What follows belongs to an exercise in optimizing a design on an open flow for small area and a short achievable clock period; a production flow would make more cautious choices. In this exercise RTL edits were held to simulation tests only and were not proved equivalent to the original. Power and IR drop assume default switching activity.

### constraint.sdc
create_clock -name core_clock -period 12.5 [get_ports {clk}]
set_input_delay 2.5000 -clock core_clock [delete_from_list [all_inputs] [get_ports {clk}]]
set_output_delay 2.5000 -clock core_clock [all_outputs]
set_load 0.01 [all_outputs]
### run.sh
#!/bin/bash
# synth_recipe.tcl (not shown) runs the flow's synth.tcl, then flattens the netlist and writes it again
# the make line also repeats each setting of config.mk as NAME=value (left out here)
make -C /OpenROAD-flow-scripts/flow DESIGN_CONFIG=/design/flow/config.mk WORK_HOME=/design/flow/orfs CLKGATE_MAP_FILE= SYNTH_SCRIPT=/design/flow/synth_recipe.tcl finish
### design.v
`timescale 1ns/1ps
module mux2 #( 
  parameter SIZE = 64 )(
  a    ,              
  b    ,        
  sel  ,               
  out   
  );
  input   [SIZE - 1 : 0]   a  ;                   
  input   [SIZE - 1 : 0]   b  ;                 
  input                    sel;                   
  output  [SIZE - 1 : 0]   out;                   
  wire    [SIZE - 1 : 0]   a  ;                   
  wire    [SIZE - 1 : 0]   b  ;                 
  wire                     sel;                   
  wire    [SIZE - 1 : 0]   out;                   
  assign out = sel ? b : a;
endmodule
`timescale 1ns/1ps
module mux4 #( 
  parameter SIZE = 64 )(
  a     ,             
  b     ,       
  c     ,      
  d     ,    
  sel   ,       
  out    
  );
  input  [SIZE - 1 : 0]           a  ;                   
  input  [SIZE - 1 : 0]           b  ;                
  input  [SIZE - 1 : 0]           c  ;                   
  input  [SIZE - 1 : 0]           d  ;                
  input  [1:0]                    sel;                   
  output [SIZE - 1 : 0]           out;                
  wire   [SIZE - 1 : 0]           a  ;                   
  wire   [SIZE - 1 : 0]           b  ;                
  wire   [SIZE - 1 : 0]           c  ;                   
  wire   [SIZE - 1 : 0]           d  ;                
  wire   [1:0]                    sel;                   
  reg    [SIZE - 1 : 0]           out;                
  always @(*) begin
    case( sel )
      2'b00: out = a;
      2'b01: out = b;
      2'b10: out = c;
      2'b11: out = d;
      default: out = 'b0;
    endcase
  end
endmodule
`timescale 1ns/1ps
module dff #( parameter SIZE = 64 )(
  clk    ,              
  rst_n  ,    
  D      ,           
  Q                 
  );
  input                     clk    ;                 
  input                     rst_n  ;              
  input   [SIZE - 1 : 0]    D      ;             
  output  [SIZE - 1 : 0]    Q      ;          
  wire                      clk    ;                 
  wire                      rst_n  ;              
  wire    [SIZE - 1 : 0]    D      ;             
  reg     [SIZE - 1 : 0]    Q      ;          
  always @( posedge clk or negedge rst_n ) begin
    if( ~rst_n ) begin
      Q <= 'b0;
    end
    else begin
      Q <= D;
    end
  end      
endmodule
`timescale 1ns/1ps
module control(
  opcode   ,           
  Reg2Loc  ,           
  RegWrite ,           
  WRegLoc  ,           
  ALUSrc   ,           
  ALUOp    ,           
  SregUp   ,           
  BranchOp ,           
  MemRead  ,           
  MemWrite ,           
  MemtoReg             
  );
  input   [10:0]                  opcode  ;                   
  output                          Reg2Loc ;                
  output                          RegWrite;                
  output                          WRegLoc ;                
  output                          ALUSrc  ;                
  output  [01:0]                  ALUOp   ;                
  output                          SregUp  ;                
  output  [02:0]                  BranchOp;                
  output                          MemRead ;                
  output                          MemWrite;                
  output  [01:0]                  MemtoReg;                
  wire    [10:0]                  opcode  ;                   
  reg                             Reg2Loc ;                
  reg                             RegWrite;                
  reg                             WRegLoc ;                
  reg                             ALUSrc  ;                
  reg     [01:0]                  ALUOp   ;                
  reg                             SregUp  ;                
  reg     [02:0]                  BranchOp;                
  reg                             MemRead ;                
  reg                             MemWrite;                
  reg     [01:0]                  MemtoReg;                
  always @(*) begin
    Reg2Loc  = 'b0;  
    RegWrite = 'b0;
    WRegLoc  = 'b0;
    ALUSrc   = 'b0;
    SregUp   = 'b0;
    BranchOp = 3'b000;
    MemRead  = 'b0;
    MemWrite = 'b0;
    MemtoReg = 'b0;
    casez( opcode )
      11'b10001011000, 11'b11001011000, 11'b10001010000, 11'b10101010000, 11'b10011011000: begin
        RegWrite = 'b1;
      end
      11'b11010011011, 11'b11010011010, 11'b1001000100?, 11'b1001001000?, 11'b1101001000?, 11'b1011001000?, 11'b1101000100?: begin
        RegWrite = 'b1;
        ALUSrc   = 'b1;
      end
      11'b10101011000, 11'b11101010000, 11'b11101011000: begin
        RegWrite = 'b1;
        SregUp   = 'b1;
      end
      11'b1011000100?, 11'b1111001000?, 11'b1111000100?: begin
        RegWrite = 'b1;
        ALUSrc   = 'b1;
        SregUp   = 'b1;
      end
      11'b11111000010: begin
        RegWrite = 'b1;
        ALUSrc   = 'b1;
        MemRead  = 'b1;
        MemtoReg = 'b01;
      end
      11'b11111000000: begin
        Reg2Loc  = 'b1;
        ALUSrc   = 'b1;
        MemWrite = 'b1;
      end
      11'b10110100???: begin
        Reg2Loc  = 'b1;
        SregUp   = 'b1;
        BranchOp = 3'b011;
      end
      11'b10110101???: begin
        Reg2Loc  = 'b1;
        SregUp   = 'b1;
        BranchOp = 3'b100;
      end
      11'b000101?????: begin
        BranchOp = 3'b001;
      end
      11'b01010100???: begin
        BranchOp = 3'b010;
      end
      11'b100101?????: begin
        RegWrite = 'b1;
        BranchOp = 3'b001;
        WRegLoc  = 'b1;  
        MemtoReg = 'b10;
      end
      11'b11010110000: begin
        Reg2Loc  = 'b1;
        BranchOp = 3'b101;
      end
      11'b110100101??: begin
        RegWrite = 'b1;
        ALUSrc   = 'b1;
      end
      11'b111100101??: begin
        Reg2Loc  = 'b1;
        RegWrite = 'b1;
        ALUSrc   = 'b1;
      end
    endcase
  end
  always @(*) begin
    casez( opcode )
      11'b11111000010, 11'b11111000000: begin
        ALUOp = 'b00;
      end
      11'b10110100???, 11'b10110101???: begin
        ALUOp = 'b01;
      end
      11'b10001011000, 11'b11001011000, 11'b10011011000, 11'b10001010000, 11'b10101010000, 11'b11010011011, 11'b11010011010, 11'b11101011000, 11'b10101011000, 11'b11010110000, 11'b1001000100?, 11'b1101000100?, 11'b1111000100?,
      11'b1001001000?, 11'b1011001000?, 11'b1101001000?, 11'b11101010000, 11'b1011000100?, 11'b1111001000?: begin
        ALUOp = 'b10;
      end
      default: begin
        ALUOp = 'b11;
      end
    endcase
  end
endmodule
`timescale 1ns/1ps
module IF( 
  clk         ,             
  rst_n       , 
  ALU_res     ,     
  ALUOut      ,     
  PCSrc       ,     
  pc          ,     
  pc_incr           
  );
  input                       clk      ;                
  input                       rst_n    ;             
  input  [64 - 1 : 0]      ALU_res  ;                   
  input  [64 - 1 : 0]      ALUOut   ;                   
  input  [1:0]                PCSrc    ;                   
  output [64 - 1 : 0]      pc       ;  
  output [64 - 1 : 0]      pc_incr  ;   
  wire                        clk      ;                
  wire                        rst_n    ;             
  wire   [64 - 1 : 0]      ALU_res  ;                   
  wire   [64 - 1 : 0]      ALUOut   ;                   
  wire   [1:0]                PCSrc    ;                   
  wire   [64 - 1 : 0]      pc       ;   
  wire   [64 - 1 : 0]      pc_incr  ;   
  wire [64 - 1 : 0] pc_c;
  wire [64 - 1 : 0] pc_new;
  assign pc_incr = pc + 'd4;
  assign pc = pc_c;
  mux4 #( 
  .SIZE( 64    ) ) mux4_pc(
  .a   ( pc_incr  ) ,  
  .b   ( ALU_res  ) ,  
  .c   ( ALUOut   ) ,  
  .d   ( pc       ) ,  
  .sel ( PCSrc    ) ,
  .out ( pc_new   )
  );
  dff #( 
  .SIZE ( 64  )  ) dff_pc(
  .clk  ( clk    )  ,              
  .rst_n( rst_n  )  ,    
  .D    ( pc_new )  ,           
  .Q    ( pc_c   )             
  );
endmodule
`timescale 1ns/1ps
module reg_file( 
  clk      ,            
  rst_n    ,        
  r_reg1   ,      
  r_reg2   ,      
  w_reg    ,      
  w_data   ,      
  RegWrite ,      
  r_data1  ,      
  r_data2         
  );
  input                     clk     ;                
  input                     rst_n   ;             
  input  [4:0]              r_reg1  ;                   
  input  [4:0]              r_reg2  ;                
  input  [4:0]              w_reg   ;                   
  input  [64 - 1 : 0]    w_data  ;                
  input                     RegWrite;                   
  output [64 - 1 : 0]    r_data1 ;                
  output [64 - 1 : 0]    r_data2 ;                   
  wire                      clk   ;                
  wire                      rst_n   ;             
  wire   [4:0]              r_reg1  ;                   
  wire   [4:0]              r_reg2  ;                
  wire   [4:0]              w_reg   ;                   
  wire   [64 - 1 : 0]    w_data  ;                
  wire                      RegWrite;                   
  wire   [64 - 1 : 0]    r_data1 ;                
  wire   [64 - 1 : 0]    r_data2 ; 
  reg    [64 - 1 : 0]    reg_memory[31:0];
  integer i;
  assign r_data1 = reg_memory[r_reg1];
  assign r_data2 = reg_memory[r_reg2];
  always @( posedge clk or negedge rst_n ) begin
    if( ~rst_n ) begin
      for( i = 0; i < 32; i = i + 1 ) begin
        reg_memory[i] <= 'd0;
      end
    end
    else begin
      if( RegWrite && w_reg != 'd31 ) begin  
        reg_memory[w_reg] <= w_data;
      end
    end
  end      
endmodule
`timescale 1ns/1ps
module sign_extend(
  inst     ,         
  ex_data           
  );
  input   [32 - 1 : 0]    inst    ;                 
  output  [64 - 1 : 0]         ex_data ;               
  wire    [32 - 1 : 0]    inst    ;                 
  reg     [64 - 1 : 0]         ex_data ;               
  always @( * ) begin
    casez(inst[31:21])
      11'b11010011011, 11'b11010011010:
        ex_data = {{(64-6){1'b0}}, inst[15:10]};
      11'b1001000100?, 11'b1001001000?, 11'b1101001000?, 11'b1011001000?, 11'b1101000100?, 11'b1111000100?, 11'b1011000100?, 11'b1111001000?:
        ex_data = {{(64-11){inst[20]}}, inst[20:10]};
      11'b11111000010, 11'b11111000000:
        ex_data = {{(64-9){inst[20]}}, inst[20:12]};
      11'b10110100???, 11'b10110101???, 11'b01010100???:
        ex_data = {{(64-16){inst[20]}}, inst[20:5]};
      11'b000101?????, 11'b100101?????:
        ex_data = {{(64-21){inst[20]}}, inst[20:0]};
      11'b111100101??, 11'b110100101??:
        ex_data = {{(64-16){1'b0}}, inst[20:5]};
      default:
        ex_data = {{(64-32){1'b0}}, inst};
    endcase
  end
endmodule
`timescale 1ns/1ps
module ID( 
  clk      ,            
  rst_n    ,        
  inst     ,        
  RegWrite ,        
  Reg2Loc  ,        
  WRegLoc  ,        
  w_reg    ,        
  w_data   ,        
  r_data1  ,        
  r_data2  ,        
  ex_data           
  );
  input                           clk     ;                
  input                           rst_n   ;             
  input   [32 - 1 : 0]    inst    ;                   
  input                           RegWrite;                
  input                           Reg2Loc ;                
  input                           WRegLoc ; 
  input   [4:0]                   w_reg   ;
  input   [64 - 1 : 0]         w_data  ;                
  output  [64 - 1 : 0]         r_data1 ;                   
  output  [64 - 1 : 0]         r_data2 ;                
  output  [64 - 1 : 0]         ex_data ;
  wire                            clk     ;                
  wire                            rst_n   ;             
  wire    [32 - 1 : 0]    inst    ;                   
  wire                            RegWrite;                
  wire                            Reg2Loc ;                
  wire                            WRegLoc ;  
  wire    [4:0]                   w_reg   ;
  wire    [64 - 1 : 0]         w_data  ;                
  wire    [64 - 1 : 0]         r_data1 ;                   
  wire    [64 - 1 : 0]         r_data2 ;                
  wire    [64 - 1 : 0]         ex_data ;
  wire    [4:0]                   r_reg1  ;
  wire    [4:0]                   r_reg2  ;
  wire    [4:0]                   wr_reg  ;
  assign r_reg1 = inst[9:5];
  mux2 #( 
    .SIZE( 5           )) mux2_read_reg2(
    .a   ( inst[20:16] ), 
    .b   ( inst[4:0]   ), 
    .sel ( Reg2Loc     ), 
    .out ( r_reg2      ) 
  );
  mux2 #( 
    .SIZE( 5           )) mux2_write_reg(
    .a   ( w_reg       ), 
    .b   ( 5'd30       ),  
    .sel ( WRegLoc     ), 
    .out ( wr_reg      ) 
  );
  reg_file reg_file(
  .clk     ( clk       ) ,      
  .rst_n   ( rst_n     ) ,        
  .r_reg1  ( r_reg1    ) ,      
  .r_reg2  ( r_reg2    ) ,      
  .w_reg   ( wr_reg    ) ,      
  .w_data  ( w_data    ) ,      
  .RegWrite( RegWrite  ) ,      
  .r_data1 ( r_data1   ) ,      
  .r_data2 ( r_data2   )        
  );
  sign_extend sign_extend(
  .inst    ( inst    ) ,         
  .ex_data ( ex_data )           
  );
endmodule
`timescale 1ns/1ps
module ALU(
  a        ,      
  b        ,      
  ALUCtl   ,      
  Co       ,      
  Zero     ,      
  ALUOut   ,      
  Overflow ,      
  Negative        
  );
  input  signed [64 - 1 : 0]   a       ;                   
  input  signed [64 - 1 : 0]   b       ;                
  input  [3:0]                    ALUCtl  ;                   
  output                          Co      ;                
  output                          Zero    ;                   
  output signed [64 - 1 : 0]   ALUOut  ;                
  output                          Overflow;                   
  output                          Negative;                   
  wire   signed [64 - 1 : 0]   a       ;                   
  wire   signed [64 - 1 : 0]   b       ;                
  wire   [3:0]                    ALUCtl  ;                   
  wire                            Co      ;                
  wire                            Zero    ;                   
  wire   signed [64 - 1 : 0]   ALUOut  ;                
  reg                             Overflow;                   
  wire                            Negative;                   
  reg           [64 : 0]       ALUTmp;
  reg                             Carry;
  wire          [64 : 0]       sum_add;
  wire          [64 : 0]       sum_sub;
  assign sum_add = {1'b0, a} + {1'b0, b};
  assign sum_sub = {1'b0, a} + {1'b0, ~b} + 1'b1;
  assign ALUOut = ALUTmp[64 - 1 : 0];
  assign Zero = ( ALUOut == 0 );
  assign Co = Carry;  
  assign Negative = ALUOut[64 - 1];
  always @(*) begin
    ALUTmp = 'b1;
    Carry = 1'b0;
    Overflow = 1'b0;
    case( ALUCtl )
      4'b0000: begin
        ALUTmp = {1'b0, a & b};
      end
      4'b0001: begin
        ALUTmp = {1'b0, a | b};
      end
      4'b0010: begin
        ALUTmp = sum_add;
        Carry = sum_add[64];
        Overflow = ( a[64 - 1] == b[64 - 1] ) && ( sum_add[64 - 1] != a[64 - 1] );
      end
      4'b0110: begin
        ALUTmp = sum_sub;
        Carry = sum_sub[64];
        Overflow = ( a[64 - 1] != b[64 - 1] ) && ( sum_sub[64 - 1] != a[64 - 1] );
      end
      4'b0011: begin
        ALUTmp = {1'b0, $unsigned(a) * $unsigned(b)};
      end
      4'b0111: begin
        ALUTmp = {1'b0, b};
      end
      4'b1100: begin
        ALUTmp = {1'b0, ~(a | b)};
      end
      4'b0100: begin     
        ALUTmp = {1'b0, a ^ b};
      end
      4'b1000: begin
        ALUTmp = {1'b0, $unsigned(a) << b[5:0]};
      end
      4'b1001: begin
        ALUTmp = {1'b0, $unsigned(a) >> b[5:0]};
      end
      default: begin
        ALUTmp = 'b1;  
        Overflow = 1'b0;
      end
    endcase
  end
endmodule
`timescale 1ns/1ps
module ALU_control(
  opcode  ,     
  ALUOp   ,     
  ALUCtl        
  );
  input   [10:0]                  opcode;                     
  input   [1:0]                   ALUOp ;               
  output  [3:0]                   ALUCtl;                
  wire    [10:0]                  opcode;                     
  wire    [1:0]                   ALUOp ;               
  reg     [3:0]                   ALUCtl;                
  wire    [4:0]                   ALUTmp1; 
  wire    [12:0]                  ALUTmp2; 
  assign ALUTmp1 = { ALUOp, opcode[9], opcode[8], opcode[3] };
  always @(*) begin
    ALUCtl = 4'b1111;
    case( ALUOp )
      2'b00: begin  
        ALUCtl = 4'b0010;
      end
      2'b01: begin  
        ALUCtl = 4'b0111;
      end
      2'b10: begin
        casez( opcode )
          11'b10001011000, 11'b1001000100?, 11'b1011000100?, 11'b10101011000: begin  
            ALUCtl = 4'b0010;
          end
          11'b11001011000, 11'b1101000100?, 11'b1111000100?, 11'b11101011000: begin
            ALUCtl = 4'b0110;
          end
          11'b11010110000: begin
            ALUCtl = 4'b0111;
          end
          11'b11010011011: begin
            ALUCtl = 4'b1000;
          end
          11'b11010011010: begin
            ALUCtl = 4'b1001;
          end
          11'b10001010000, 11'b1001001000?, 11'b1111001000?, 11'b11101010000: begin
            ALUCtl = 4'b0000;
          end
          11'b10101010000, 11'b1011001000?: begin
            ALUCtl = 4'b0001;
          end
          11'b1101001000?: begin
            ALUCtl = 4'b0100;
          end
          11'b10011011000: begin
            ALUCtl = 4'b0011;
          end
        endcase
      end
      default: begin
        ALUCtl = 4'b1111;
      end
    endcase
  end
endmodule
`timescale 1ns/1ps
module left_shift #( 
  parameter SIZE = 64, 
  parameter OFFSET = 2 )(
  in  ,                  
  out            
  );
  input  [SIZE - 1 : 0]           in  ;                     
  output [SIZE - 1 : 0]           out ;                
  wire   [SIZE - 1 : 0]           in  ;                     
  wire   [SIZE - 1 : 0]           out ;                
  assign out = in << OFFSET;
endmodule
`timescale 1ns/1ps
module status_reg(
  clk       ,           
  rst_n     ,       
  Negative  ,      
  Zero      ,  
  Ci        ,    
  Overflow  , 
  SregUp    ,   
  N         ,   
  Z         ,   
  C         ,   
  V             
  );
  input                           clk       ;              
  input                           rst_n     ;           
  input                           Negative  ;                
  input                           Zero      ;                
  input                           Ci        ;                
  input                           Overflow  ;                
  input                           SregUp    ;                
  output                          N         ;                
  output                          Z         ;                
  output                          C         ;                
  output                          V         ;                
  wire                            clk       ;              
  wire                            rst_n     ;           
  wire                            Negative  ;                
  wire                            Zero      ;                
  wire                            Ci        ;                
  wire                            Overflow  ;                
  wire                            SregUp    ;                
  reg                             N         ;                
  reg                             Z         ;                
  reg                             C         ;                
  reg                             V         ;                
  always @( posedge clk or negedge rst_n ) begin
    if( ~rst_n ) begin
      {N, Z, V, C} <= 4'b0000;
    end
    else if( SregUp ) begin
      {N, Z, V, C} <= {Negative, Zero, Overflow, Ci};
    end
  end      
endmodule
`timescale 1ns/1ps
module EX(
  clk          ,
  rst_n        ,
  r_data1      ,       
  r_data2      ,       
  ex_data      ,       
  inst         ,       
  ALUOp        ,       
  ALUSrc       ,       
  SregUp       ,       
  pc           ,       
  ALUOut       ,       
  ALU_res      ,       
  N            ,       
  Z            ,       
  C            ,       
  V                    
  );
  input                           clk          ;                  
  input                           rst_n        ;                  
  input  [64 - 1 : 0]          r_data1      ;                  
  input  [64 - 1 : 0]          r_data2      ;               
  input  [64 - 1 : 0]          ex_data      ;                  
  input  [32 - 1 : 0]     inst         ;               
  input  [1:0]                    ALUOp        ;                  
  input                           ALUSrc       ;                  
  input                           SregUp       ;                  
  input  [64 - 1 : 0]          pc           ;               
  output [64 - 1 : 0]          ALUOut       ;                  
  output [64 - 1 : 0]          ALU_res      ;                  
  output                          N            ;     
  output                          Z            ;     
  output                          C            ;     
  output                          V            ;     
  wire                            clk          ;                  
  wire                            rst_n        ;                  
  wire   [64 - 1 : 0]          r_data1      ;                  
  wire   [64 - 1 : 0]          r_data2      ;               
  wire   [64 - 1 : 0]          ex_data      ;                  
  wire   [32 - 1 : 0]     inst         ;               
  wire   [1:0]                    ALUOp        ;                  
  wire                            ALUSrc       ;                  
  wire                            SregUp       ;                  
  wire   [64 - 1 : 0]          pc           ;               
  wire   [64 - 1 : 0]          ALUOut       ;                  
  wire   [64 - 1 : 0]          ALU_res      ;                  
  wire                            N            ;
  wire                            Z            ;
  wire                            V            ;
  wire                            C            ;
  wire   [64 - 1 : 0]          ALU_data2    ;
  wire   [3:0]                    ALUCtl       ;
  wire                            Co           ;
  wire                            Zero         ;
  wire                            Overflow     ;
  wire                            Negative     ;
  wire   [64 - 1 : 0]          shift_ex_data;
  mux2 #( 
  .SIZE( 64     )) mux2_ALU(
  .a   ( r_data2   ),
  .b   ( ex_data   ), 
  .sel ( ALUSrc    ),
  .out ( ALU_data2 )
  );
  ALU_control ALU_control(
  .opcode( inst[31:21] )  ,     
  .ALUOp ( ALUOp       )  ,     
  .ALUCtl( ALUCtl      )        
  );
  ALU ALU_EX(
  .a        ( r_data1   ),      
  .b        ( ALU_data2 ),      
  .ALUCtl   ( ALUCtl    ),      
  .Co       ( Co        ),      
  .Zero     ( Zero      ),      
  .ALUOut   ( ALUOut    ),      
  .Overflow ( Overflow  ),      
  .Negative ( Negative  )       
  );
  status_reg status_reg(
  .clk      ( clk      ) ,           
  .rst_n    ( rst_n    ) ,       
  .Negative ( Negative ) ,      
  .Zero     ( Zero     ) ,  
  .Ci       ( Co       ) ,    
  .Overflow ( Overflow ) , 
  .SregUp   ( SregUp   ) ,   
  .N        ( N        ) ,   
  .Z        ( Z        ) ,   
  .C        ( C        ) ,   
  .V        ( V        )     
  );
  left_shift #(
  .SIZE  ( 64            ) , 
  .OFFSET( 2             ) ) left_shift_2bits (
  .in    ( ex_data       ) ,                  
  .out   ( shift_ex_data )            
  );
  ALU ALU_ADD(
  .a        ( pc            ),      
  .b        ( shift_ex_data ),      
  .ALUCtl   ( 4'b0010      ),      
  .Co       (               ),      
  .Zero     (               ),      
  .ALUOut   ( ALU_res       ),      
  .Overflow (               ),      
  .Negative (               )       
  );
endmodule
`timescale 1ns/1ps
module br_control(
  BranchOp     ,     
  ConBr_type   ,     
  Zero         ,     
  Negative     ,     
  Overflow     ,     
  Co           ,     
  PCSrc              
  );
  input  [2:0]                    BranchOp    ;                   
  input  [4:0]                    ConBr_type  ;                
  input                           Zero        ;                   
  input                           Negative    ;                   
  input                           Overflow    ;                   
  input                           Co          ;                   
  output [1:0]                    PCSrc       ;                
  wire   [2:0]                    BranchOp    ;                   
  wire   [4:0]                    ConBr_type  ;                
  wire                            Zero        ;                   
  wire                            Negative    ;                   
  wire                            Overflow    ;                   
  wire                            Co          ;                   
  reg    [1:0]                    PCSrc       ;                
  always @(*) begin
    PCSrc = 'b0;
    case( BranchOp ) 
      3'b001:
        PCSrc = 'b01;
      3'b011:
        if( Zero ) begin
          PCSrc = 'b01;
        end
      3'b100: begin
        if( ~Zero ) begin
          PCSrc = 'b01;
        end
      end
      3'b101:
        PCSrc = 'b10;
      3'b110:
        PCSrc = 'b11;
      3'b010: begin
        case( ConBr_type )
          5'b00001: PCSrc = ( Zero == 1 ); 
          5'b00010: PCSrc = ( Zero == 0 );
          5'b01110: PCSrc = ( Negative != Overflow );
          5'b00100: PCSrc = ( ( Zero == 1 ) || ( Negative != Overflow ) );
          5'b01111: PCSrc = ( ( Zero == 0 ) && ( Negative == Overflow ) );
          5'b01101: PCSrc = ( Negative == Overflow );
          5'b00101: PCSrc = ( Co == 0 );
          5'b01100: PCSrc = ( ( Co == 0 ) || ( Zero == 1 ) );
          5'b01011: PCSrc = ( ( Co == 1 ) && ( Zero == 0 ) );
          5'b00011: PCSrc = ( Co == 1 );
          5'b00111: PCSrc = ( Negative == 1 );
          5'b01000: PCSrc = ( Negative == 0 );
          5'b01001: PCSrc = ( Overflow == 1 );
          5'b01010: PCSrc = ( Overflow == 0 );
          5'b11111, 5'b00000: PCSrc = 'b01;
          default:   PCSrc = 'b0;
        endcase
      end
      default: PCSrc = 'b0;
    endcase
  end
endmodule
`timescale 1ns/1ps
module write_back(
  ALUOut   ,        
  r_data   ,        
  pc_incr  ,        
  r_data2  ,        
  MemtoReg ,        
  inst     ,        
  w_data            
  );
  input  [64 - 1 : 0]          ALUOut  ;                   
  input  [64 - 1 : 0]          r_data  ;                
  input  [64 - 1 : 0]          pc_incr ;                   
  input  [64 - 1 : 0]          r_data2 ;                   
  input  [1:0]                    MemtoReg;                   
  input  [32 - 1 : 0]     inst    ;                   
  output [64 - 1 : 0]          w_data  ;                   
  wire   [64 - 1 : 0]          ALUOut  ;                   
  wire   [64 - 1 : 0]          r_data  ;                
  wire   [64 - 1 : 0]          pc_incr ;                   
  wire   [64 - 1 : 0]          r_data2 ;                   
  wire   [1:0]                    MemtoReg;                   
  wire   [32 - 1 : 0]     inst    ;                   
  reg    [64 - 1 : 0]          w_data  ;                   
  wire   [6:0]                    mov_shift;
  wire   [10:0]                   opcode   ;
  assign mov_shift = inst[22:21] << 4;
  assign opcode    = inst[31:21];
  always @(*) begin
    casez( opcode )
      11'b110100101??:   w_data = (inst[20:5] << mov_shift);
      11'b111100101??: 
        case( mov_shift )
          0:  w_data = {r_data2[16+:48], inst[20:5]};
          16: w_data = {r_data2[32+:32], inst[20:5], r_data2[0+:16]};
          32: w_data = {r_data2[48+:16], inst[20:5], r_data2[0+:32]};
          48: w_data = {inst[20:5],  r_data2[0+:48]}; 
          default: w_data = 'b0;
        endcase
      default: 
        case( MemtoReg )
          0: w_data = ALUOut;
          1: w_data = r_data;
          2: w_data = pc_incr; 
          default: w_data = 'b0;
        endcase
    endcase
  end
endmodule
`timescale 1ns/1ps
module PipelineDatapath( 
  clk       ,            
  rst_n     ,        
  RegWrite  ,
  Reg2Loc   ,
  WRegLoc   ,
  ALUOp     ,
  ALUSrc    ,
  BranchOp  ,       
  SregUp    ,
  MemtoReg  ,
  MemRead   ,
  MemWrite  ,
  inst      ,    
  r_data    ,
  pc        ,
  ALUOut    ,
  o_MemRead ,
  o_MemWrite,
  o_opcode  ,
  MemData        
  );
  input                           clk       ;               
  input                           rst_n     ;
  input                           RegWrite  ;
  input                           Reg2Loc   ;
  input                           WRegLoc   ;
  input    [01: 0]                ALUOp     ;
  input                           ALUSrc    ;
  input    [02: 0]                BranchOp  ;
  input                           SregUp    ;                  
  input    [01: 0]                MemtoReg  ;
  input                           MemWrite  ;            
  input                           MemRead   ;            
  input    [32 - 1 : 0]   inst      ;
  input    [64 - 1 : 0]        r_data    ;
  output   [64 - 1 : 0]        pc        ;
  output   [64 - 1 : 0]        ALUOut    ;
  output                          o_MemWrite;            
  output                          o_MemRead ;  
  output   [10:0]                 o_opcode  ;
  output   [64 - 1 : 0]        MemData   ;
  wire                            clk       ;               
  wire                            rst_n     ;  
  wire                            RegWrite  ;
  wire                            Reg2Loc   ;
  wire                            WRegLoc   ;
  wire     [01: 0]                ALUOp     ;
  wire                            ALUSrc    ;
  wire     [02: 0]                BranchOp  ;
  wire                            SregUp    ;                  
  wire     [01: 0]                MemtoReg  ;
  wire                            MemWrite  ;            
  wire                            MemRead   ;            
  wire     [32 - 1 : 0]   inst      ;
  wire     [64 - 1 : 0]        r_data    ;
  wire     [64 - 1 : 0]        pc        ;
  wire     [64 - 1 : 0]        ALUOut    ;
  wire                            o_MemWrite;            
  wire                            o_MemRead ;  
  wire     [10:0]                 o_opcode  ;
  wire     [64 - 1 : 0]        MemData   ;
  localparam IF_ID_REG_SIZE = 96,  
             ID_EX_REG_SIZE = 301, 
             EX_MEM_REG_SIZE = 297,
             MEM_WB_REG_SIZE = 292;
  localparam ID_EX_CON_SIZE  = 13,
             EX_MEM_CON_SIZE = 9,
             MEM_WB_CON_SIZE = 4;
  wire     [IF_ID_REG_SIZE  - 1 : 0]   IF_ID_reg ;
  wire     [ID_EX_REG_SIZE  - 1 : 0]   ID_EX_reg ;
  wire     [EX_MEM_REG_SIZE - 1 : 0]   EX_MEM_reg;
  wire     [MEM_WB_REG_SIZE - 1 : 0]   MEM_WB_reg;
  wire     [IF_ID_REG_SIZE  - 1 : 0]   IF_ID_tmp ;
  wire     [ID_EX_REG_SIZE  - 1 : 0]   ID_EX_tmp ;
  wire     [EX_MEM_REG_SIZE - 1 : 0]   EX_MEM_tmp;
  wire     [MEM_WB_REG_SIZE - 1 : 0]   MEM_WB_tmp;
  wire     [32 - 1 : 0]        IF_ID_inst; 
  wire     [64 - 1 : 0]             IF_ID_pc  ; 
  wire     [ID_EX_CON_SIZE - 1 : 0]    ID_EX_Control_tmp; 
  wire     [32 - 1 : 0]        ID_EX_inst   ; 
  wire     [64 - 1 : 0]             ID_EX_pc     ; 
  wire     [64 - 1 : 0]             ID_EX_ex_data; 
  wire     [64 - 1 : 0]             ID_EX_r_data2; 
  wire     [64 - 1 : 0]             ID_EX_r_data1; 
  wire     [ID_EX_CON_SIZE - 1 : 0]    ID_EX_Control; 
  wire                                 ID_EX_ALUSrc ;
  wire     [1:0]                       ID_EX_ALUOp  ;
  wire                                 ID_EX_SregUp ;
  wire     [64 - 1 : 0]             ID_r_data1   ;
  wire     [64 - 1 : 0]             ID_r_data2   ;
  wire     [64 - 1 : 0]             ID_ex_data   ;
  wire     [4:0]                       ID_w_reg     ;
  wire     [EX_MEM_CON_SIZE - 1 : 0]   EX_MEM_Control_tmp;
  wire     [32 - 1 : 0]        EX_MEM_inst    ; 
  wire     [64 - 1 : 0]             EX_MEM_pc      ; 
  wire     [64 - 1 : 0]             EX_MEM_r_data2 ;  
  wire     [64 - 1 : 0]             EX_MEM_ALUOut  ; 
  wire     [64 - 1 : 0]             EX_MEM_ALU_res ; 
  wire     [ID_EX_CON_SIZE - 1 : 0]    EX_MEM_Control ; 
  wire     [2:0]                       EX_MEM_BranchOp;
  wire                                 EX_MEM_MemRead ;
  wire                                 EX_MEM_MemWrite;
  wire                                 EX_MEM_N       ;
  wire                                 EX_MEM_Z       ;
  wire                                 EX_MEM_V       ;
  wire                                 EX_MEM_C       ;
  wire     [64 - 1 : 0]             EX_ALUOut ; 
  wire     [64 - 1 : 0]             EX_ALU_res; 
  wire                                 EX_N      ;
  wire                                 EX_Z      ;
  wire                                 EX_V      ;
  wire                                 EX_C      ;
  wire     [MEM_WB_CON_SIZE - 1 : 0]   MEM_WB_Control_tmp;
  wire     [32 - 1 : 0]        MEM_WB_inst    ; 
  wire     [64 - 1 : 0]             MEM_WB_pc      ; 
  wire     [64 - 1 : 0]             MEM_WB_r_data  ;  
  wire     [64 - 1 : 0]             MEM_WB_r_data2 ;  
  wire     [64 - 1 : 0]             MEM_WB_ALUOut  ; 
  wire     [MEM_WB_CON_SIZE - 1 : 0]   MEM_WB_Control ; 
  wire     [64 - 1 : 0]             MEM_WB_w_data  ; 
  wire                                 MEM_WB_RegWrite;
  wire                                 MEM_WB_WRegLoc ;
  wire     [1:0]                       MEM_WB_MemtoReg;
  wire     [1:0]                       MEM_PCSrc      ;
  wire     [64 - 1 : 0]             MEM_r_data     ;
  IF IF( 
  .clk    ( clk              ) ,             
  .rst_n  ( rst_n            ) , 
  .ALU_res( EX_MEM_ALU_res   ) ,     
  .ALUOut ( EX_MEM_ALUOut    ) ,     
  .PCSrc  ( MEM_PCSrc        ) ,     
  .pc     ( pc               ) ,     
  .pc_incr(                  )       
  );
  assign IF_ID_tmp = {pc, inst};
  dff #( 
  .SIZE ( IF_ID_REG_SIZE  )  ) dff_IF_ID_reg(
  .clk  ( clk         )  ,              
  .rst_n( rst_n       )  ,    
  .D    ( IF_ID_tmp   )  ,           
  .Q    ( IF_ID_reg   )             
  );
  assign IF_ID_inst = IF_ID_reg[31:00];
  assign IF_ID_pc   = IF_ID_reg[95:32];
  assign o_opcode   = IF_ID_inst[31:21];
  ID ID( 
  .clk     ( clk             ) ,            
  .rst_n   ( rst_n           ) ,        
  .inst    ( IF_ID_inst      ) ,        
  .RegWrite( MEM_WB_RegWrite ) ,        
  .Reg2Loc ( Reg2Loc         ) ,        
  .WRegLoc ( MEM_WB_WRegLoc  ) ,        
  .w_reg   ( ID_w_reg        ) ,        
  .w_data  ( MEM_WB_w_data   ) ,        
  .r_data1 ( ID_r_data1      ) ,        
  .r_data2 ( ID_r_data2      ) ,        
  .ex_data ( ID_ex_data      )          
  );
  assign ID_EX_Control_tmp = {ALUSrc, ALUOp, SregUp, BranchOp, MemRead, MemWrite, RegWrite, WRegLoc, MemtoReg};
  assign ID_EX_tmp = {ID_EX_Control_tmp, ID_r_data1, ID_r_data2, ID_ex_data, IF_ID_pc, IF_ID_inst};
  dff #( 
  .SIZE ( ID_EX_REG_SIZE  )  ) dff_ID_EX_reg(
  .clk  ( clk         )  ,              
  .rst_n( rst_n       )  ,    
  .D    ( ID_EX_tmp   )  ,           
  .Q    ( ID_EX_reg   )             
  );
  assign ID_EX_inst      = ID_EX_reg[000+:32];
  assign ID_EX_pc        = ID_EX_reg[032+:64];
  assign ID_EX_ex_data   = ID_EX_reg[096+:64];
  assign ID_EX_r_data2   = ID_EX_reg[160+:64];
  assign ID_EX_r_data1   = ID_EX_reg[224+:64];
  assign ID_EX_Control   = ID_EX_reg[288+:ID_EX_CON_SIZE];
  assign ID_EX_ALUSrc = ID_EX_Control[(ID_EX_CON_SIZE-1)];
  assign ID_EX_ALUOp  = ID_EX_Control[(ID_EX_CON_SIZE-2)-:2];
  assign ID_EX_SregUp = ID_EX_Control[(ID_EX_CON_SIZE-4)-:1];
  EX EX(
  .clk      ( clk       )    ,           
  .rst_n    ( rst_n     )    ,       
  .r_data1  ( ID_EX_r_data1   )    ,       
  .r_data2  ( ID_EX_r_data2   )    ,       
  .ex_data  ( ID_EX_ex_data   )    ,       
  .inst     ( ID_EX_inst      )    ,       
  .ALUOp    ( ID_EX_ALUOp     )    ,       
  .ALUSrc   ( ID_EX_ALUSrc    )    ,       
  .SregUp   ( ID_EX_SregUp    )    ,       
  .pc       ( ID_EX_pc        )    ,       
  .ALUOut   ( EX_ALUOut       )    ,       
  .ALU_res  ( EX_ALU_res      )    ,       
  .N        ( EX_N            )    ,       
  .Z        ( EX_Z            )    ,       
  .C        ( EX_C            )    ,       
  .V        ( EX_V            )            
  );
  assign EX_MEM_Control_tmp = ID_EX_Control[EX_MEM_CON_SIZE - 1 : 0];
  assign EX_MEM_tmp = {EX_MEM_Control_tmp, EX_ALU_res, EX_ALUOut, ID_EX_r_data2, ID_EX_pc, ID_EX_inst};
  dff #( 
  .SIZE ( EX_MEM_REG_SIZE  )  ) dff_EX_MEM_reg(
  .clk  ( clk         )  ,              
  .rst_n( rst_n       )  ,    
  .D    ( EX_MEM_tmp  )  ,           
  .Q    ( EX_MEM_reg  )             
  );
  assign EX_MEM_inst      = EX_MEM_reg[000+:32];
  assign EX_MEM_pc        = EX_MEM_reg[032+:64];
  assign EX_MEM_r_data2   = EX_MEM_reg[096+:64]; 
  assign EX_MEM_ALUOut    = EX_MEM_reg[160+:64];
  assign EX_MEM_ALU_res   = EX_MEM_reg[224+:64];
  assign EX_MEM_Control   = EX_MEM_reg[288+:EX_MEM_CON_SIZE];
  assign EX_MEM_BranchOp  = EX_MEM_Control[(EX_MEM_CON_SIZE - 1) -: 3];
  assign EX_MEM_MemRead   = EX_MEM_Control[(EX_MEM_CON_SIZE - 4)];
  assign EX_MEM_MemWrite  = EX_MEM_Control[(EX_MEM_CON_SIZE - 5)];
  assign o_MemRead        = EX_MEM_MemRead ;
  assign o_MemWrite       = EX_MEM_MemWrite;
  assign EX_MEM_N = EX_N;
  assign EX_MEM_Z = EX_Z;
  assign EX_MEM_V = EX_V;
  assign EX_MEM_C = EX_C;
  assign MemData = EX_MEM_r_data2;
  assign ALUOut  = EX_MEM_ALUOut;
  assign MEM_r_data = r_data;
  br_control MEM(
  .BranchOp   ( EX_MEM_BranchOp  )  ,     
  .ConBr_type ( EX_MEM_inst[4:0] )  ,     
  .Zero       ( EX_MEM_Z         )  ,     
  .Negative   ( EX_MEM_N         )  ,     
  .Overflow   ( EX_MEM_V         )  ,     
  .Co         ( EX_MEM_C         )  ,     
  .PCSrc      ( MEM_PCSrc        )        
  );
  assign MEM_WB_Control_tmp = EX_MEM_Control[MEM_WB_CON_SIZE - 1 : 0];
  assign MEM_WB_tmp = {MEM_WB_Control_tmp, EX_MEM_ALUOut, EX_MEM_r_data2, MEM_r_data, EX_MEM_pc, EX_MEM_inst};
  dff #( 
  .SIZE ( MEM_WB_REG_SIZE  )  ) dff_MEM_WB_reg(
  .clk  ( clk         )  ,              
  .rst_n( rst_n       )  ,    
  .D    ( MEM_WB_tmp  )  ,           
  .Q    ( MEM_WB_reg  )             
  );
  assign MEM_WB_inst      = MEM_WB_reg[000+:32];
  assign MEM_WB_pc        = MEM_WB_reg[032+:64] + 'd4; 
  assign MEM_WB_r_data    = MEM_WB_reg[096+:64];  
  assign MEM_WB_r_data2   = MEM_WB_reg[160+:64];  
  assign MEM_WB_ALUOut    = MEM_WB_reg[224+:64];
  assign MEM_WB_Control   = MEM_WB_reg[288+:MEM_WB_CON_SIZE];
  assign MEM_WB_RegWrite  = MEM_WB_Control[(MEM_WB_CON_SIZE - 1)];
  assign MEM_WB_WRegLoc   = MEM_WB_Control[(MEM_WB_CON_SIZE - 2)];
  assign MEM_WB_MemtoReg  = MEM_WB_Control[(MEM_WB_CON_SIZE - 3) -: 2];
  write_back WB(
  .ALUOut  ( MEM_WB_ALUOut   ) ,        
  .r_data  ( MEM_WB_r_data   ) ,        
  .pc_incr ( MEM_WB_pc       ) ,        
  .r_data2 ( MEM_WB_r_data2  ) ,        
  .MemtoReg( MEM_WB_MemtoReg ) ,        
  .inst    ( MEM_WB_inst     ) ,        
  .w_data  ( MEM_WB_w_data   )          
  );
  assign ID_w_reg = MEM_WB_inst[4:0];
endmodule
`timescale 1ns/1ps
module PipelineCPU(
  clk     ,              
  rst_n   ,         
  IDB     ,   
  IAB     ,   
  DDB_in  ,   
  DDB_out ,   
  DAB     ,   
  MemWrite,   
  MemRead     
  );
  input                           clk     ;  
  input                           rst_n   ;                
  input   [32 - 1 : 0]    IDB     ;
  input   [64 - 1 : 0]         DDB_in  ;
  output  [64 - 1 : 0]         DDB_out ;
  output  [64 - 1 : 0]         IAB     ;
  output  [64 - 1 : 0]         DAB     ;
  output                          MemWrite;            
  output                          MemRead ;            
  wire                            clk     ; 
  wire                            rst_n   ;               
  wire    [32 - 1 : 0]    IDB     ;
  wire    [64 - 1 : 0]         DDB_in  ;
  wire    [64 - 1 : 0]         DDB_out ;
  wire    [64 - 1 : 0]         IAB     ;                
  wire    [64 - 1 : 0]         DAB     ;                
  wire                            MemWrite;            
  wire                            MemRead ;            
  wire    [10:0]                  opcode  ;                   
  wire                            ctl_Reg2Loc ;                
  wire                            ctl_RegWrite;                
  wire                            ctl_WRegLoc ;                
  wire                            ctl_ALUSrc  ;                
  wire    [01:0]                  ctl_ALUOp   ;                
  wire                            ctl_SregUp  ;                
  wire    [02:0]                  ctl_BranchOp;               
  wire                            ctl_MemRead ;                
  wire                            ctl_MemWrite;                
  wire    [01: 0]                 ctl_MemtoReg; 
  wire    [64 - 1 : 0]         w_data  ;
  wire    [64 - 1 : 0]         r_data  ;
  assign DDB_out = w_data;
  assign r_data  = DDB_in;
  control control_path(
  .opcode  ( opcode       ) ,           
  .Reg2Loc ( ctl_Reg2Loc  ) ,           
  .RegWrite( ctl_RegWrite ) ,           
  .WRegLoc ( ctl_WRegLoc  ) ,           
  .ALUSrc  ( ctl_ALUSrc   ) ,           
  .ALUOp   ( ctl_ALUOp    ) ,           
  .SregUp  ( ctl_SregUp   ) ,           
  .BranchOp( ctl_BranchOp ) ,           
  .MemRead ( ctl_MemRead  ) ,           
  .MemWrite( ctl_MemWrite ) ,           
  .MemtoReg( ctl_MemtoReg )             
  );
  PipelineDatapath data_path(
  .clk       ( clk           ),            
  .rst_n     ( rst_n         ),        
  .RegWrite  ( ctl_RegWrite  ),
  .Reg2Loc   ( ctl_Reg2Loc   ),
  .WRegLoc   ( ctl_WRegLoc   ),
  .ALUOp     ( ctl_ALUOp     ),
  .ALUSrc    ( ctl_ALUSrc    ),
  .BranchOp  ( ctl_BranchOp  ),
  .SregUp    ( ctl_SregUp    ),
  .MemtoReg  ( ctl_MemtoReg  ),
  .MemRead   ( ctl_MemRead   ),
  .MemWrite  ( ctl_MemWrite  ),
  .inst      ( IDB           ),
  .r_data    ( r_data        ),
  .pc        ( IAB           ),
  .ALUOut    ( DAB           ),
  .o_MemRead ( MemRead       ),
  .o_MemWrite( MemWrite      ),
  .o_opcode  ( opcode        ),
  .MemData   ( w_data        )
  );
endmodule
### config.mk
export PLATFORM = sky130hd
export DESIGN_NAME = PipelineCPU
export DESIGN_NICKNAME = PipelineCPU
export VERILOG_FILES = /design/flow/design.v
export SDC_FILE = /design/flow/constraint.sdc
export NUM_CORES = 8
export LEC_CHECK = 0
export CAP_MARGIN = 35
export CORE_MARGIN = 2
export CORE_UTILIZATION = 40
export SETUP_SLACK_MARGIN = 0.3
export SLEW_MARGIN = 35
Fig. 1: metal 3
Scale: 1 px per um. Cells faint in the background.
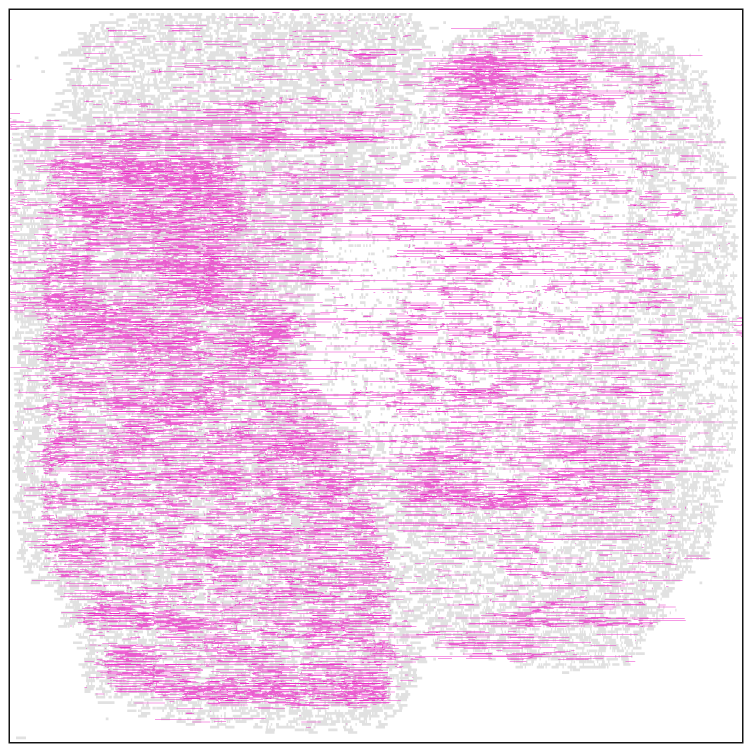
longest straight run: 350 um
main direction: horizontal
share of all routed wire: 14%
wire length on this layer: 169 mm
nets with wire on the layer: 3124
vias: 201000
final wirelength: 1230000 um

Fig. 2: the routed nets
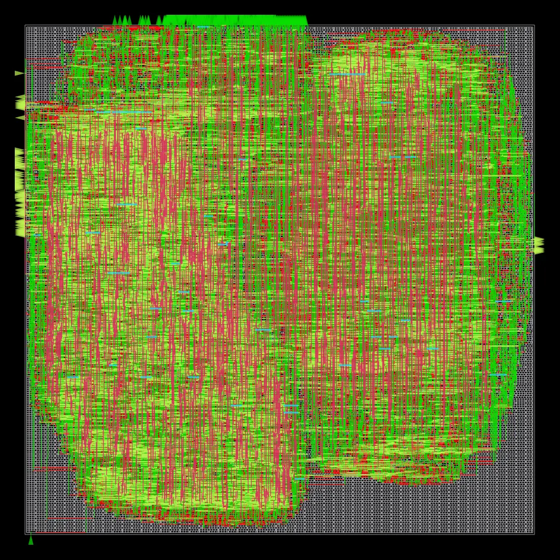
met2 WL post-DR: 500000 um
Overall Global Routing Usage: 44.8%
highest routed layer: met5
met1 wire length: 429000 um

Fig. 3: cell classes on the final placement
Scale: 1 px per um.
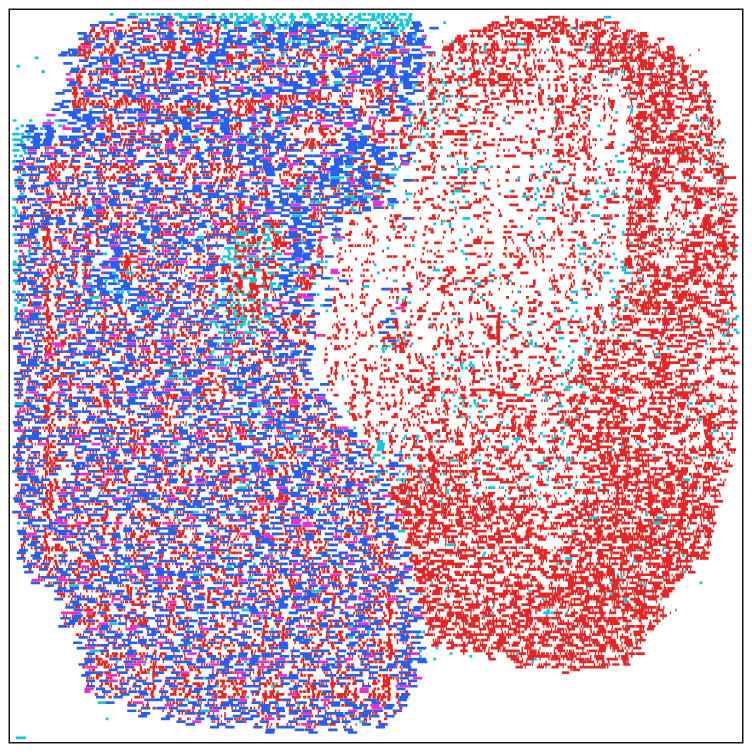
[magenta] clock drivers and dummy loads | cells: 516 | share of their area: 4.4%
[blue] flops | cells: 3066 | share of their area: 34%
[cyan] other buffers and delay cells | cells: 1289 | share of their area: 5.4%
[red] combinational and other logic | cells: 17772 | share of their area: 57%
Final Core Density: 45.0%
Core Area: 0.528 mm^2
# rows: 267
post-route cell area: 0.238 mm^2
Seq/total area: 32.3%

Fig. 4: port wiring
Scale: 1 px per um.
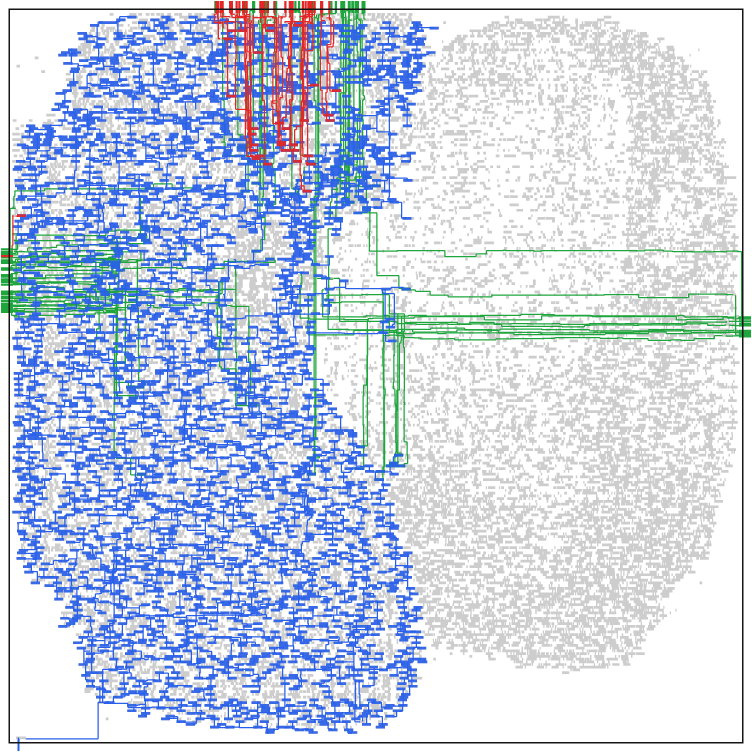
[blue] rst_n | bits: 1 | direction: input | edge: bottom | end cells: 3066 | buffers: 47 | wire: 24.9 mm
[green] DDB_out | bits: 64 | direction: output | edge: 29 left, 25 top, 10 right | end cells: 64 | buffers: 64 | wire: 17500 um
[red] IDB | bits: 32 | direction: input | edge: 31 top, 1 left | end cells: 32 | buffers: 32 | wire: 3730 um
port bufs: 291
IO Pins: 292

Fig. 5: sequential cells colored by netlist name
Scale: 1 px per um. Other sequential cells in the stronger gray, the rest of the logic in the fainter gray.
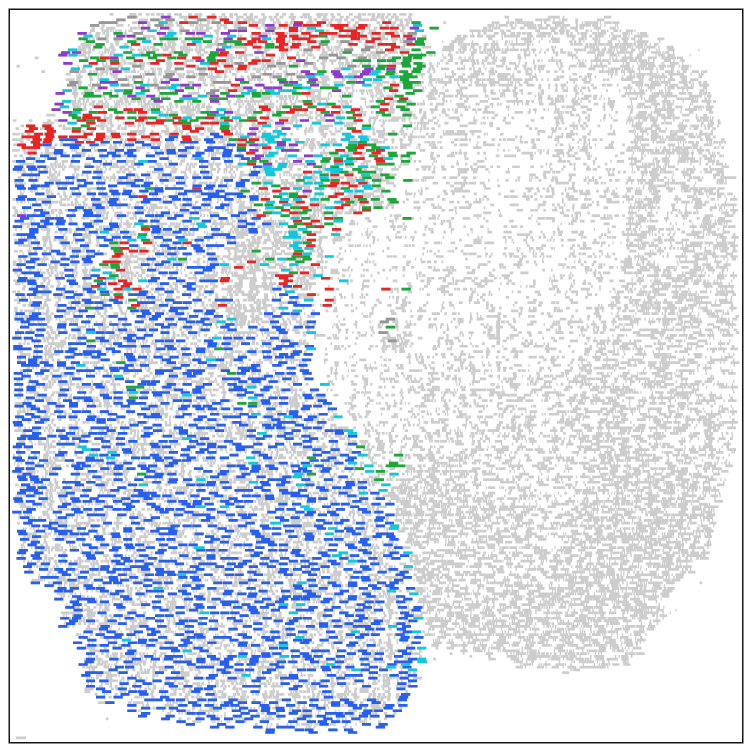
[purple] data_path.dff_IF_ID_reg.Q | sequential cells: 96
[cyan] data_path.dff_ID_EX_reg.Q | sequential cells: 269
[green] data_path.dff_EX_MEM_reg.Q | sequential cells: 294
[red] data_path.dff_MEM_WB_reg.Q | sequential cells: 291
[blue] data_path.ID.reg_file.reg_memory | sequential cells: 2048
register area: 0.0768 mm^2
Seq power: 10.5 mW

==> impl_metrics.py <==
metrics = {
    "setup_path": {
        "setup.worst_path.end_class": "register",
        "startpoint_type": "register",
        "critical_path.max_stage_delay_ns": 0.61,
        "cp_common_cell": "fa_1",
        "path_delay_family": "adder cells",
        "critPathMaxFanout": 12,
        "worstSetupPathType": "reg -> reg",
        "critPathBufInv": 12,
    },
    "synth": {
        "seq_area_frac_synth_pct": 36.2,
        "yosys.area_share.adder_pct": 20.7,
        "synth_top_area_cell": "dfrtp_1",
        "synth_cells": 22800,
        "synthesis.area_mm2": 0.212,
        "synth-simple-area-share_pct": 12.7,
        "synth_mux_area_share_pct": 2.62,
        "synth-edff-count": 0,
        "synth-main-ff-cell": "dfrtp_1",
        "synth_area_leaders": "dfrtp_1 (36%), fa_1 (17%), nand2_1 (6.4%)",
        "syn_nets": 25400,
        "synth_compound_area_share_pct": 18.8,
        "netlist.area_leader.share_pct": 36.2,
        "synth-xor-area-share_pct": 1.32,
        "yosys_warnings": 15,
        "synth_cell_types": 95,
        "synth_top_family_by_area": "adder cells",
        "synth.avg_cell_area_um2": 9.28,
        "synth_common_cells": "nand2_1 (3616), dfrtp_1 (3066), o21ai_0 (2342)",
        "yosysMostFrequentCell": "nand2_1",
    },
    "clock_network": {
        "clk_pin_slew_worst_paths_ns": 0.08,
        "post_cts_resized": 2,
        "htreeDepth": 5,
        "clkSinkCount": 3066,
        "cts_buffer_depth": 4,
        "holdBufCountCts": 0,
        "cts_setup_buffers": 0,
        "clk_latency_ns": 0.98,
        "cts_buffers": 296,
        "cts_tree": "done",
        "clockRootBuffer": "clkbuf_16",
    },
    "timing": {
        "finalHoldViolCount": 0,
        "finalCritPeriodShare_pct": 96.5,
        "relSlewSlack_pct": 15.9,
        "slew_viol_final": 0,
        "setup_viol": 0,
        "max_freq_ghz": 0.0829,
        "worst_slew_pin_slew_ns": 1.26,
        "fin_crit_ns": 12.06,
        "fin_worst_skew_ns": 0.110,
    },
    "route": {
        "vias_per_cell": 6.73,
        "wl_per_cell_um": 41.2,
        "drtPass1Iterations": 12,
        "drc": 0,
        "ant_nets": 0,
        "drtIter0Drc": 30900,
    },
    "floorplanning": {
        "dieHeight_um": 732,
        "die_w_um": 732,
        "start_util_pct": 40.1,
        "dieArea_mm2": 0.536,
    },
    "global_routing": {
        "grt_max_degree": 170,
        "grt_pass1_vias": 193000,
        "grt_pass1_wl_um": 1660000,
        "grt_antenna_before_repair": 142,
        "grt_overflow": 0,
    },
    "layout": {
        "fill_cells": 51100,
        "stdcell_count": 29800,
        "final_common_cell": "nand2_1",
        "synthToLayoutAreaGrowth_pct": 12.2,
        "multiInputGateArea_mm2": 0.121,
        "finalNetCount": 24900,
        "layout_common_cells": "nand2_1 (3584), dfrtp_1 (3018), o21ai_0 (2267)",
        "drive_gt1_share_pct": 8.78,
    },
    "pwr": {
        "pwr-share-clk_pct": 43.6,
        "power_frac_comb_pct": 9.6,
        "power_frac_seq_pct": 46.8,
        "net-switching-power_mw": 6.12,
        "power_density_mw_per_mm2": 94.1,
        "peakVddDrop_mv": 0.118,
        "maxPowerGroup": "sequential cells",
        "pg_clk_mw": 9.76,
        "p_leak_nw": 106,
        "intPower_mw": 16.3,
        "pg_comb_mw": 2.15,
        "sw_frac_of_total_pct": 27.3,
    },
    "placed_design": {
        "dp.final_hpwl_um": 837000,
        "placedCellCount": 29100,
    },
    "run_status": {
        "status": "complete, no violations",
    },
    "min_path": {
        "hold_class": "reg -> reg",
    },
}
cell families after synthesis:
| kind of cell | Yosys count |
|---|---|
| AO/OA/AOI/OAI | 5982 |
| XOR/XNOR | 320 |
| adder cells (fa/ha/maj) | 2406 |
| buffers and inverters | 4206 |
| flip-flops | 3066 |
| multiplexers | 430 |
| AND/OR/NAND/NOR | 6437 |
final timing paths:
check	to	cells after the start	start	slack, ns
worst max register to register	data_path.EX.status_reg.Z	38	data_path.dff_ID_EX_reg.Q[300]	0.44
worst min register to register	data_path.dff_ID_EX_reg.Q[89]	0	data_path.dff_IF_ID_reg.Q[89]	0.25
min in group asynchronous	data_path.ID.reg_file.reg_memory[5][45]	1	rst_n	1.41
worst min-delay path	data_path.dff_ID_EX_reg.Q[89]	0	data_path.dff_IF_ID_reg.Q[89]	0.25
worst max-delay path	data_path.EX.status_reg.Z	38	data_path.dff_ID_EX_reg.Q[300]	0.44
max in group asynchronous	data_path.dff_EX_MEM_reg.Q[198]	6	rst_n	8.04
metal layers:
layer,GRT usage [%],wire [um],up-vias
li1,-,-,77000
met1,53.2,429000,100000
met2,63.2,500000,17400
met3,18.3,169000,5788
met4,37.3,129000,80
met5,0.285,672,-
state kept, by name (all words and copies together), names as in the netlist:
| register | cells |
|---|---|
| data_path.EX.status_reg.C | 1 |
| data_path.dff_IF_ID_reg.Q | 96 |
| data_path.IF.dff_pc.Q | 64 |
| data_path.dff_MEM_WB_reg.Q | 291 |
| data_path.EX.status_reg.N | 1 |
| data_path.dff_ID_EX_reg.Q | 269 |
| data_path.ID.reg_file.reg_memory | 2048 |
| data_path.dff_EX_MEM_reg.Q | 294 |
| data_path.EX.status_reg.V | 1 |
| data_path.EX.status_reg.Z | 1 |
through the flow:
step	util, %	setup WS (ns)	hold slack [ns]	power, mW	area (um^2)
floorplan	-	0.364	0.331	11.4	212000
global placement	42.7	0.0959	0.331	12.6	225000
detailed placement	42.9	0.252	0.335	12.7	226000
CTS	44.8	0.300	0.263	22.2	237000
global route	44.9	0.322	0.262	22.8	237000
finish	45.0	0.438	0.253	22.4	238000
cell type report:
cell class	instances	area share, %
multi-input combinational	15600	50.9
sequential	3066	32.3
timing repair buffer	1289	5.21
tap	6994	3.68
clock buffer	410	3.63
inverter	2197	3.48
clock inverter	106	0.633
antenna	183	0.193

## static timing again, ports no longer ideal
The results above use ideal ports. As a check the final layout listed here was re-extracted and re-timed, cells and wires unchanged. Step 1: set_driving_cell puts a clkbuf_16 on clk and a buf_2 on each other input, an assumption about the parent block. Step 2 times the ports against the registers' clock, not the clock port: input delays grow and output delays shrink by t, the midpoint of the rising clock arrivals with the driver on. Three values: ideal, step 1, step 2; two values: the first two.
shift t [ns]: 1.030
setup WS [ns]: 0.438 / 0.438 / 0.438
worst setup path after step 2: register to register
slew at the worst register clock pin (ns): 0.08 / 0.08
cell pins on the clock port's net: 1
After both steps this run still meets setup and hold. The setup slack of this run moves by 0.000 ns with the drivers and by 0.000 ns with both steps.
